From an optimization exercise on the open Yosys and OpenROAD flow, aimed at small area; shortcuts taken in it are not production practice. Function was checked by simulation only, so behaviour that the tests miss may differ from the original. Some runs may be left out. An edit can pass the tests and still lose a function that they never use.

--- flow/design.v: outline only ---
// module pipelined_cordic: 631 lines
// module fa1: 4 lines
// module ha1: 4 lines
module pipelined_cordic(
    input Clk, Rst,
    input signed [15:0] x_in, y_in,
    output signed [15:0] magnitude,
    output signed [15:0] angle
);
  // ...
==> flow/flow/run.sh <==
#!/bin/bash
# Standard layout; the port buffers use the smallest buffer cell and the
# clock tree is built without dummy loads.
set -euo pipefail
export BUFFER_PORTS_ARGS="-buffer_cell sky130_fd_sc_hd__buf_1"
export CTS_ARGS="-sink_clustering_enable -repair_clock_nets -sink_clustering_size 11 -sink_clustering_max_diameter 45 -buf_list sky130_fd_sc_hd__clkbuf_4 -dont_use_dummy_load"
bash standard.sh > standard.log 2>&1
==> flow/standard.sh <==
#!/bin/bash
# synth_recipe.tcl (not shown) runs the flow's synth.tcl, then flattens the netlist and writes it again
# the make line also repeats each setting of config.mk as NAME=value (left out here)
make -C /OpenROAD-flow-scripts/flow DESIGN_CONFIG=/design/flow/config.mk WORK_HOME=/design/flow/orfs CLKGATE_MAP_FILE= SYNTH_SCRIPT=/design/flow/synth_recipe.tcl "${@:-finish}"
==> flow/config.mk <==
export PLATFORM = sky130hd
export DESIGN_NAME = pipelined_cordic
export DESIGN_NICKNAME = pipelined_cordic
export VERILOG_FILES = /design/flow/design.v
export SDC_FILE = /design/flow/constraint.sdc
export NUM_CORES = 4
export LEC_CHECK = 0
export CAP_MARGIN = 20
export CORE_MARGIN = 2
export CORE_UTILIZATION = 55
export PLACE_DENSITY = 0.7
export SLEW_MARGIN = 20
export SYNTH_HIERARCHICAL = 1
export SYNTH_MINIMUM_KEEP_SIZE = 0
==> flow/constraint.sdc <==
create_clock -name core_clock -period 4.5 [get_ports {Clk}]
set_input_delay 0.9000 -clock core_clock [delete_from_list [all_inputs] [get_ports {Clk}]]
set_output_delay 0.9000 -clock core_clock [all_outputs]
set_load 0.01 [all_outputs]
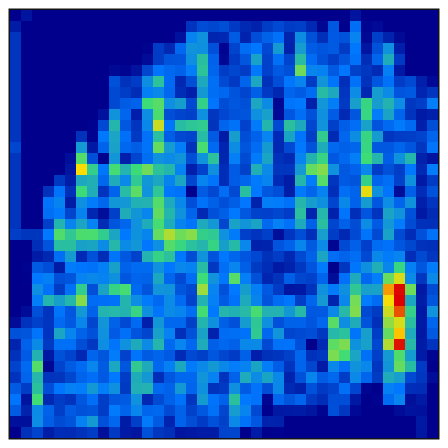
(run_1/wire_density.png)
39 x 39 tiles, from dark blue (low) to red (high), scaled to the fullest tile. Values are wire area over tile area, all layers added.
- emptiest ninth of the die: upper left
- tiles over half the peak: 3.9%
- mean over tiles: 0.11
- nearly empty tiles: 17%
- fullest tile: 0.55

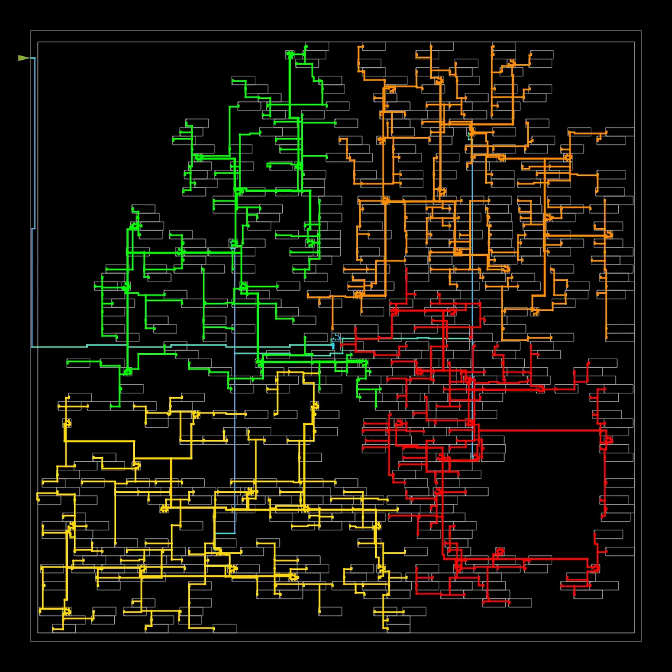
(run_1/cts_layout.png)
count of sequential standard cells: 556
number of sinks driven by the clock tree: 556

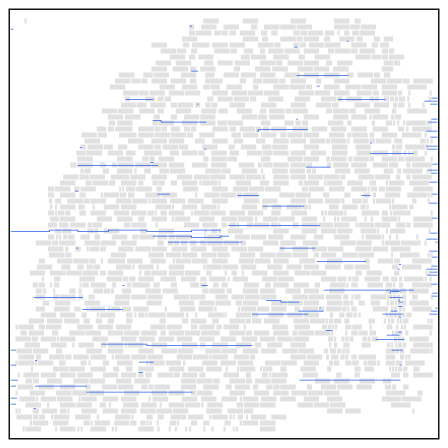
(run_1/met3.png)
Cells faint in the background.
- main direction: horizontal
- longest straight run: 47.8 µm
- nets with wire on the layer: 56
- share of all routed wire: 3.7%
- wire length on this layer: 961 µm
Routed WL: 25,690 µm
number of vias after detailed routing: 9,102
met3 usage: 2.853%

==> results.toml, run 1 <==
[status]
run_status = "timing/DRC/antenna clean"

[final_layout]
n_fill_cell = 2808
final_net_count = 1810
stdcell_count = 1953
ff_latch_area_mm2 = 0.01132

[logic_synthesis]
netlist.top_cell.by_area = "dfxtp_1"
synthDistinctLibCells = 47
asyncSetResetFlopFracSynth_pct = 6.475
yosys.area.top_type_share_pct = 52.42
average_cell_area_after_synthesis_um2 = 14.37
synth-main-ff-cell = "dfxtp_1"
synth_enable_flop_cells = 0
mappedNetlistArea_mm2 = 0.01986
yosysSeqAreaShare_pct = 56.96
syn_inst = 1382

[setup_path]
setup.reg_to_reg.worst_slack_ns = 0.18
cp_data_required_time_ns = 5.16
reg2reg_depth = 17
critPathMaxFanout = 6
crit_cells = 17
critPathSlowestCell = "fa_1"
criticalPathCategory = "reg -> reg"

[clock_tree]
clock_insertion_delay_worst_skew_ns = 0.79
cts_max_path_buffers = 3
cts.clk_slew.worst_paths_ns = 0.11
cts-hold-fix-buffers = 0
cts_max_level = 2
cts-root-buf = "clkbuf_4"

[drt]
drt-initial-drc-count = 220
routed_wire_length_per_instance_um = 13.15

[flow_run]
drv.max_cap_violation_count = 0

[placed_design]
io_buffer_count = 63

[sta]
relSlewSlack_pct = 54.10
timing.final.max_slew_violations = 0
final.min_clock_period_ns = 4.317

[floorplanning]
die_h_um = 194.0
fp.dieW_um = 194.0
design.core.area_mm2 = 0.03557

[hold_path]
hold_path.class = "in -> async"

[grt]
overflow = 0
-- run 1: placed cells by master, fill, tap and decap left out, types with 2 or more instances in the layout --
cell / instances
a21o_1: 4
a21oi_1: 12
a22oi_1: 2
a2bb2oi_1: 3
a31oi_1: 2
and2_1: 11
and3_1: 3
buf_1: 63
buf_4: 24
clkbuf_4: 58
conb_1: 2
dfrtp_1: 36
dfxtp_1: 515
dfxtp_2: 3
dfxtp_4: 2
fa_1: 185
fa_2: 11
ha_1: 86
inv_1: 102
nand2_1: 22
nand2b_1: 2
nand3_1: 15
nand4_1: 16
nor2_1: 29
nor2b_1: 8
nor3_1: 3
nor3b_1: 2
nor4_1: 3
o211ai_1: 2
o21ai_0: 18
o22a_1: 3
o31ai_1: 2
or3_1: 3
xnor2_1: 150
xnor2_2: 4
xor2_1: 70
-- run 1: per-stage QoR --
step | TNS [ns] | cell area, µm² | worst slack, ns | hold WS [ns]
finish | 0 | 21190 | 0.1828 | 0.1418
global route | -0.01009 | 21190 | -0.004892 | 0.1015
CTS | 0 | 21120 | 0.01899 | 0.07137
detailed placement | 0 | 20670 | 0.03217 | 0.3121
global placement | 0 | 20670 | 0.07406 | 0.3101
floorplan | 0 | 19870 | 0.001394 | 0.3096
-- run 1: layout make-up --
type	instances	area share [%]
multi-input cells	688	38.02
flip-flops and latches	556	53.42
diodes	1	0.01181
repair buffers	87	1.966
well taps	461	2.722
clock buffers	58	2.055
inverters	102	1.807
-- run 1: synthesized netlist by cell type (2+ instances only) --
library cell  count
nand4_1          16
nand3_1          15
buf_4             2
ha_1             87
a31oi_1           2
and3_1            3
fa_1            196
inv_1           102
o21ai_0          18
or3_1             3
o31ai_1           2
a21o_1            4
and2_1           11
xnor2_1         154
clkbuf_1         16
o211ai_1          2
dfrtp_1          36
a2bb2oi_1         3
o22a_1            3
nor2b_1           8
nor3_1            3
nor3b_1           2
nor2_1           29
a21oi_1          12
xor2_1           70
nand2_1          22
dfxtp_1         520
buf_2            17
a22oi_1           2
nor4_1            3
nand2b_1          2
and4_1            2
-- run 1: worst min-delay path: stages --
cell,delay [ns]
buf_1,0.07
inv_1,0.04
buf_4,0.36
-- run 1: repair_timing --
action | in CTS | in global routing
buffers inserted | 0 | 2
endpoints found under the setup margin | 4 | 19
pin swaps | 1 | 2
gates cloned | 0 | 0
gates resized for setup | 4 | 21
-- run 1: logic make-up after synthesis --
logic type / Yosys count / share of synthesized area, %
DFF: 556 / 56.96
xor gates and xnor gates: 225 / 9.992
muxes: 2 / 0.1071
adders and majority gates: 283 / 25.24
buffers and inverters: 139 / 2.810
AOI/OAI and AO/OA: 55 / 1.758
and+or+nand+nor: 121 / 3.119
other: 1 / 0.01888
-- run 1: layer usage --
metal  track usage, %  wire length [µm]
met1            17.55             10620
met2            27.23             13390
met3            2.853               960
met4            6.173               710
met5                0                 0
==> run_1/clock_map.png <==
Scale bar: 50 µm.
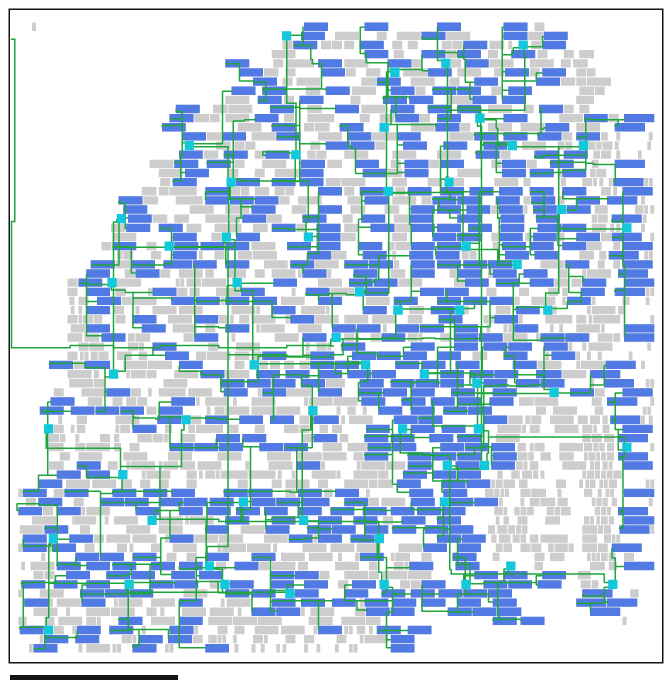

==> run 2, diff against run 1 <==
--- a/flow/config.mk
+++ b/flow/config.mk
@@ -8,6 +8,6 @@
 export CAP_MARGIN = 20
 export CORE_MARGIN = 2
-export CORE_UTILIZATION = 55
-export PLACE_DENSITY = 0.7
+export CORE_UTILIZATION = 60
+export PLACE_DENSITY = 0.75
 export SLEW_MARGIN = 20
 export SYNTH_HIERARCHICAL = 1
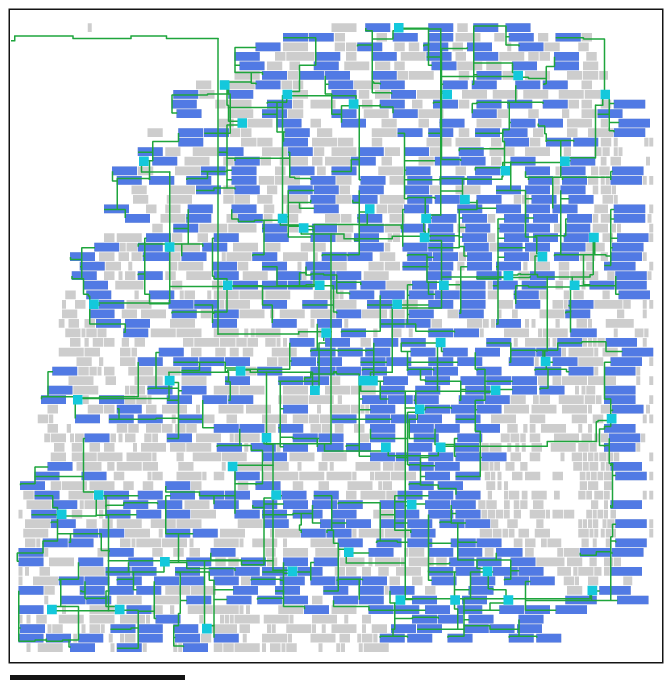
(run_2/clock_map.png)
Scale bar: 50 µm.
- flip-flops: blue (count 556)
- cells driving clock nets: cyan (count 58)
- clock wires: green (length 5,090 µm)
- routed clock nets: 59

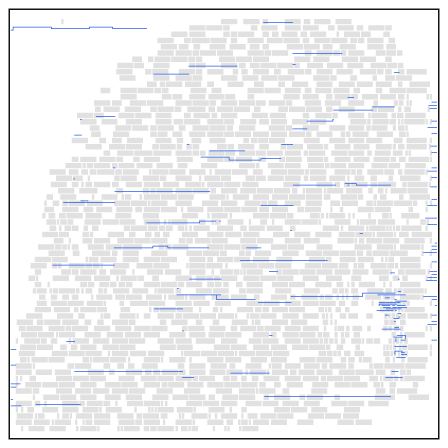
(run_2/met3.png)
Cells faint in the background.
- main direction: horizontal
- longest straight run: 54.7 µm
- share of all routed wire: 4.0%
- wire length on this layer: 1,020 µm

==> results.toml, run 2 <==
[status]
run_status = "timing/DRC/antenna clean"

[flow_run]
drv.max_cap_violation_count = 0

[sta]
final.setup.worst_slack_ns = 0.1428
hold-worst-slack_ns = 0.2235
timing.final.max_slew_violations = 0

[setup_path]
criticalPathCategory = "reg -> reg"
setup.reg_to_reg.worst_slack_ns = 0.14
critPathMaxFanout = 3
cp_data_required_time_ns = 5.05
critPathSlowestCell = "fa_1"
reg2reg_depth = 12

[logic_synthesis]
most_common_cell_in_the_synthesized_netlist = "dfxtp_1"
synthDistinctLibCells = 47
yosysSeqAreaShare_pct = 56.96
yosys.area.top_type_share_pct = 52.42
mappedNetlistArea_mm2 = 0.01986
synth_enable_flop_cells = 0
synth_commonest_cells = "dfxtp_1 (520), fa_1 (196), xnor2_1 (154), inv_1 (102), ha_1 (87)"
syn_inst = 1382

[hold_path]
hold_path.class = "in -> async"

[clock_tree]
cts_max_level = 2
clkSinkCount = 556
cts-root-buf = "clkbuf_4"

[drt]
wl_um = 25760
routed_wire_length_per_instance_um = 13.34

[floorplanning]
fp.dieW_um = 185.9

[final_layout]
final_net_count = 1808

[placed_design]
io_buffer_count = 63

[grt]
overflow = 0
==> run 2: logic make-up (layout without fill, tap and decap cells) <==
group                      after synthesis  after routing  share of synthesized area (%)
DFF                                    556            556                          56.96
AOI/OAI and AO/OA                       55             55                          1.758
buffers and inverters                  139            245                          2.810
adders and majority gates              283            283                          25.24
muxes                                    2              2                         0.1071
and+or+nand+nor                        121            121                          3.119
xor gates and xnor gates               225            225                          9.992
other                                    1              3                        0.01888
==> run 2: worst max-delay path, delay by kind of cell (launching register included) <==
kind | cells | cell delay, ns
adder cells (fa/ha/maj) | 10 | 3.62
flip-flops | 1 | 0.36
XOR/XNOR | 2 | 0.26
==> run 2: area by class of cell <==
cell class | instances | area, µm²
Antenna cell | 1 | 2.502
Clock buffer | 58 | 435.4
Fill cell | 2420 | 11390
Inverter | 102 | 382.9
Multi-Input combinational cell | 688 | 8044
Sequential cell | 556 | 11320
Tap cell | 442 | 553.0
Timing Repair Buffer | 85 | 401.6
==> run 2: metal layers <==
metal / routed length [µm] / GRT usage (%) / share of wire (%)
met5: 0 / 0 / 0
met3: 1024 / 3.091 / 4.0
met1: 10490 / 18.82 / 41
met4: 678 / 5.165 / 2.6
met2: 13570 / 31.14 / 53
==> run 2: timing repair <==
item / 4_1_cts / 5_1_grt
resized for setup: 5 / 21
pin swaps: 0 / 6
setup buffers: 0 / 2
setup endpoints to repair: 8 / 24
cloned: 0 / 0
hold buffers: 0 / 0
==> run 2: metrics by stage <==
step	TNS [ns]	utilization (%)	area [µm²]
after floorplan	0	-	19870
after global placement	0	63.40	20630
after detailed placement	-0.07608	63.40	20630
after CTS	0	64.76	21070
after global routing	-0.03358	64.99	21140
final	0	64.99	21140
==> run_2/layout.png <==
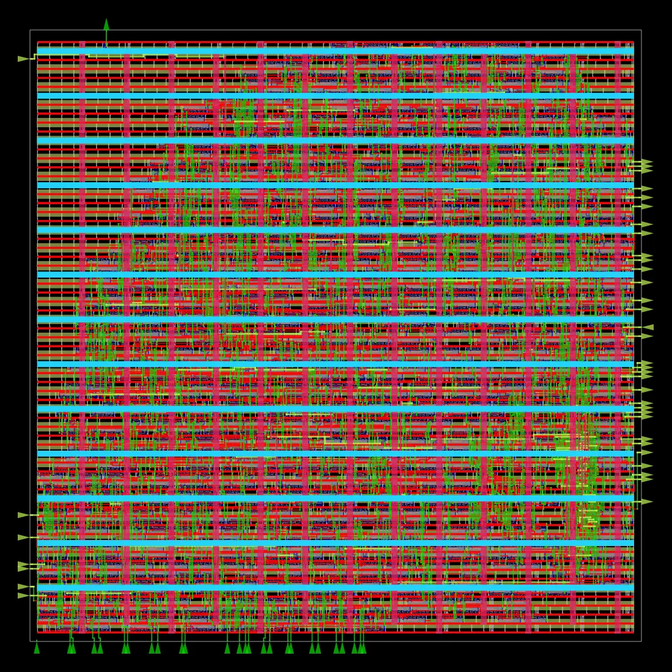

==> run 3, diff against run 2 <==
--- a/flow/config.mk
+++ b/flow/config.mk
@@ -8,6 +8,6 @@
 export CAP_MARGIN = 20
 export CORE_MARGIN = 2
-export CORE_UTILIZATION = 60
-export PLACE_DENSITY = 0.75
+export CORE_UTILIZATION = 65
+export PLACE_DENSITY = 0.8
 export SLEW_MARGIN = 20
 export SYNTH_HIERARCHICAL = 1
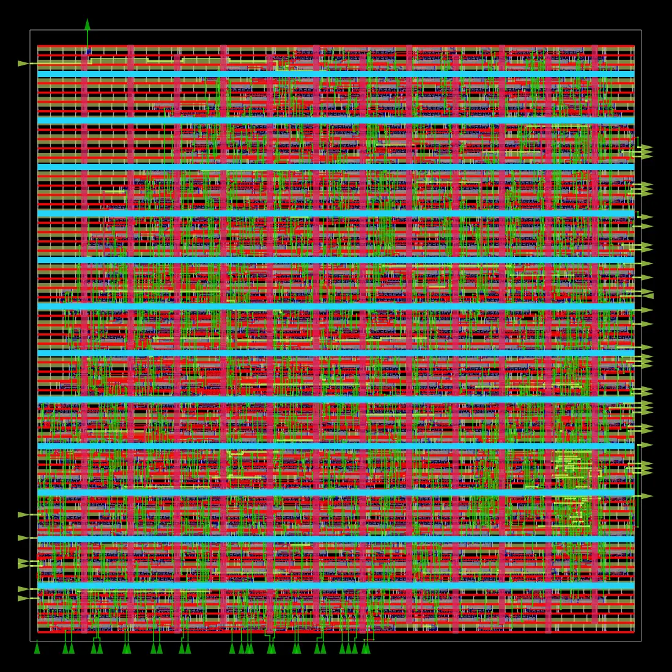
(run_3/layout.png)
total number of placement rows: 63
fraction of the core area covered by cells at the end of the flow: 70.64%

==> results.toml, run 3 <==
[clock_tree]
cts_max_level = 2
cts_max_path_buffers = 3
clkSinkCount = 556
cts.clk_slew.worst_paths_ns = 0.11
tritoncts_buffers = 58
cts-root-buf = "clkbuf_4"
clock_insertion_delay_worst_skew_ns = 0.71

[logic_synthesis]
synth_enable_flop_cells = 0
most_common_cell_in_the_synthesized_netlist = "dfxtp_1"
yosys.area.top_type_share_pct = 52.42
syn_inst = 1382
mappedNetlistArea_mm2 = 0.01986
asyncSetResetFlopFracSynth_pct = 6.475
yosysSeqAreaShare_pct = 56.96
synth-main-ff-cell = "dfxtp_1"
synthDistinctLibCells = 47
average_cell_area_after_synthesis_um2 = 14.37
synth.top_cells.by_area = "dfxtp_1 (52%), fa_1 (20%), xnor2_1 (6.8%), ha_1 (5.5%), dfrtp_1 (4.5%)"
netlist.top_cell.by_area = "dfxtp_1"

[setup_path]
reg2reg_depth = 12
criticalPathCategory = "reg -> reg"
critPathMaxFanout = 3
critPathSlowestCell = "fa_1"
cp_cell_sequence = "xnor2_1 > ha_1 > fa_1 > fa_1 > fa_1 > fa_2 > fa_1 > fa_1 > fa_1 > fa_1 > fa_1 > xnor2_1"
setup.reg_to_reg.worst_slack_ns = 0.15
cp_data_required_time_ns = 5.05
critical-path-top-cell-by-count = "fa_1"

[final_layout]
final_net_count = 1807
final_cell_mix = "dfxtp_1 (514), fa_1 (184), xnor2_1 (150), inv_1 (102), ha_1 (85)"
layout.cells.most_common = "dfxtp_1"

[floorplanning]
fp.dieW_um = 178.8
die_h_um = 178.8

[sta]
setup_total_negative_slack_ns = 0
final.min_clock_period_ns = 4.354
relSlewSlack_pct = 52.91
rsz_0062_raised_after_global_routing = "yes"
timing.final.max_slew_violations = 0

[hold_path]
hold_path.class = "in -> async"

[drt]
routed_wire_length_per_instance_um = 14.34

[flow_run]
drv.max_cap_violation_count = 0

[grt]
antenna_found_initial = 1

[placed_design]
io_buffer_count = 63

[status]
run_status = "timing/DRC/antenna clean"
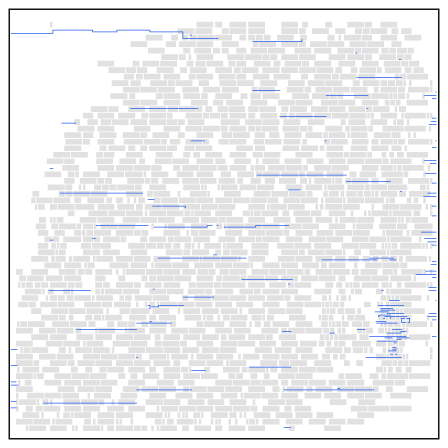
(run_3/met3.png)
Cells faint in the background.
- longest straight run: 38.9 µm
- nets with wire on the layer: 76
- wire length on this layer: 978 µm
- main direction: horizontal
- share of all routed wire: 3.6%
met3 usage: 2.905%
Routed WL: 26,940 µm
number of vias after detailed routing: 9,320

run 3: cell counts after synthesis:
No cell type changed its count.
run 3: kinds of logic (layout without fill, tap and decap cells):
| group | after synthesis | count (layout) | share of synthesized area, % |
|---|---|---|---|
| fa+ha+maj | 283 | 283 | 25.24 |
| mux | 2 | 2 | 0.1071 |
| compound gates | 55 | 55 | 1.758 |
| flops | 556 | 556 | 56.96 |
| buf+inv | 139 | 244 | 2.810 |
| xor+xnor | 225 | 225 | 9.992 |
| other cells | 1 | 3 | 0.01888 |
| simple gates | 121 | 121 | 3.119 |
run 3: per-stage QoR:
| stage | hold WS [ns] | instances | util, % | cell area (µm²) |
|---|---|---|---|---|
| after floorplan | 0.3096 | 1383 | - | 19870 |
| after global placement | 0.3099 | 1819 | 68.83 | 20560 |
| after detailed placement | 0.3121 | 1819 | 68.83 | 20560 |
| after CTS | 0.1510 | 1877 | 70.36 | 21020 |
| after global routing | 0.1947 | 1879 | 70.64 | 21100 |
| final | 0.2230 | 1879 | 70.64 | 21100 |
run 3: critical path: cells and delay by family (launching register included):
kind / cells / cell delay [ns]
xor+xnor: 2 / 0.26
fa+ha+maj: 10 / 3.65
flops: 1 / 0.35
run 3: layout make-up:
type	count	area (µm²)
Sequential cell	556	11320
Fill cell	1980	8772
Multi-Input combinational cell	688	8075
Tap cell	390	488.0
Clock buffer	58	435.4
Timing Repair Buffer	84	397.9
Inverter	102	382.9
Antenna cell	1	2.502
run 3: repair_timing:
action / CTS / global route
hold buffers: 0 / 0
pin swaps: 0 / 3
resized for setup: 7 / 23
endpoints found under the setup margin: 7 / 24
buffers inserted: 0 / 1
run 3: routing by layer:
layer	vias up	share of wire [%]	track usage (%)
met4	0	2.1	5.860
li1	4507	-	-
met2	167	54	35.29
met5	-	0	0
met1	4593	41	22.26
met3	53	3.6	2.905

[separate check: timing with driven ports]
How much do the figures lean on ideal ports? The routed layouts below were timed once more, with nothing changed but the port constraints. Step 1: set_driving_cell puts a clkbuf_16 on Clk and a buf_2 on each other input, an assumption about the parent block. Step 2 times the ports against the registers' clock, not the clock port: input delays grow and output delays shrink by t, the midpoint of the rising clock arrivals with the driver on. a / b / c = no drivers / after step 1 / after step 2; a / b = the first two.
| run | shift t [ns] | setup WS [ns] | worst register clock-pin slew, ns | cell pins on the clock port's net |
|---|---|---|---|---|
| run 1 | 0.793 | 0.183 / 0.183 / 0.183 | 0.11 / 0.11 | 1 |
| run 2 | 0.730 | 0.143 / 0.143 / 0.143 | 0.11 / 0.11 | 1 |
| run 3 | 0.719 | 0.146 / 0.146 / 0.146 | 0.11 / 0.11 | 1 |
After both steps every run listed still meets setup and hold.
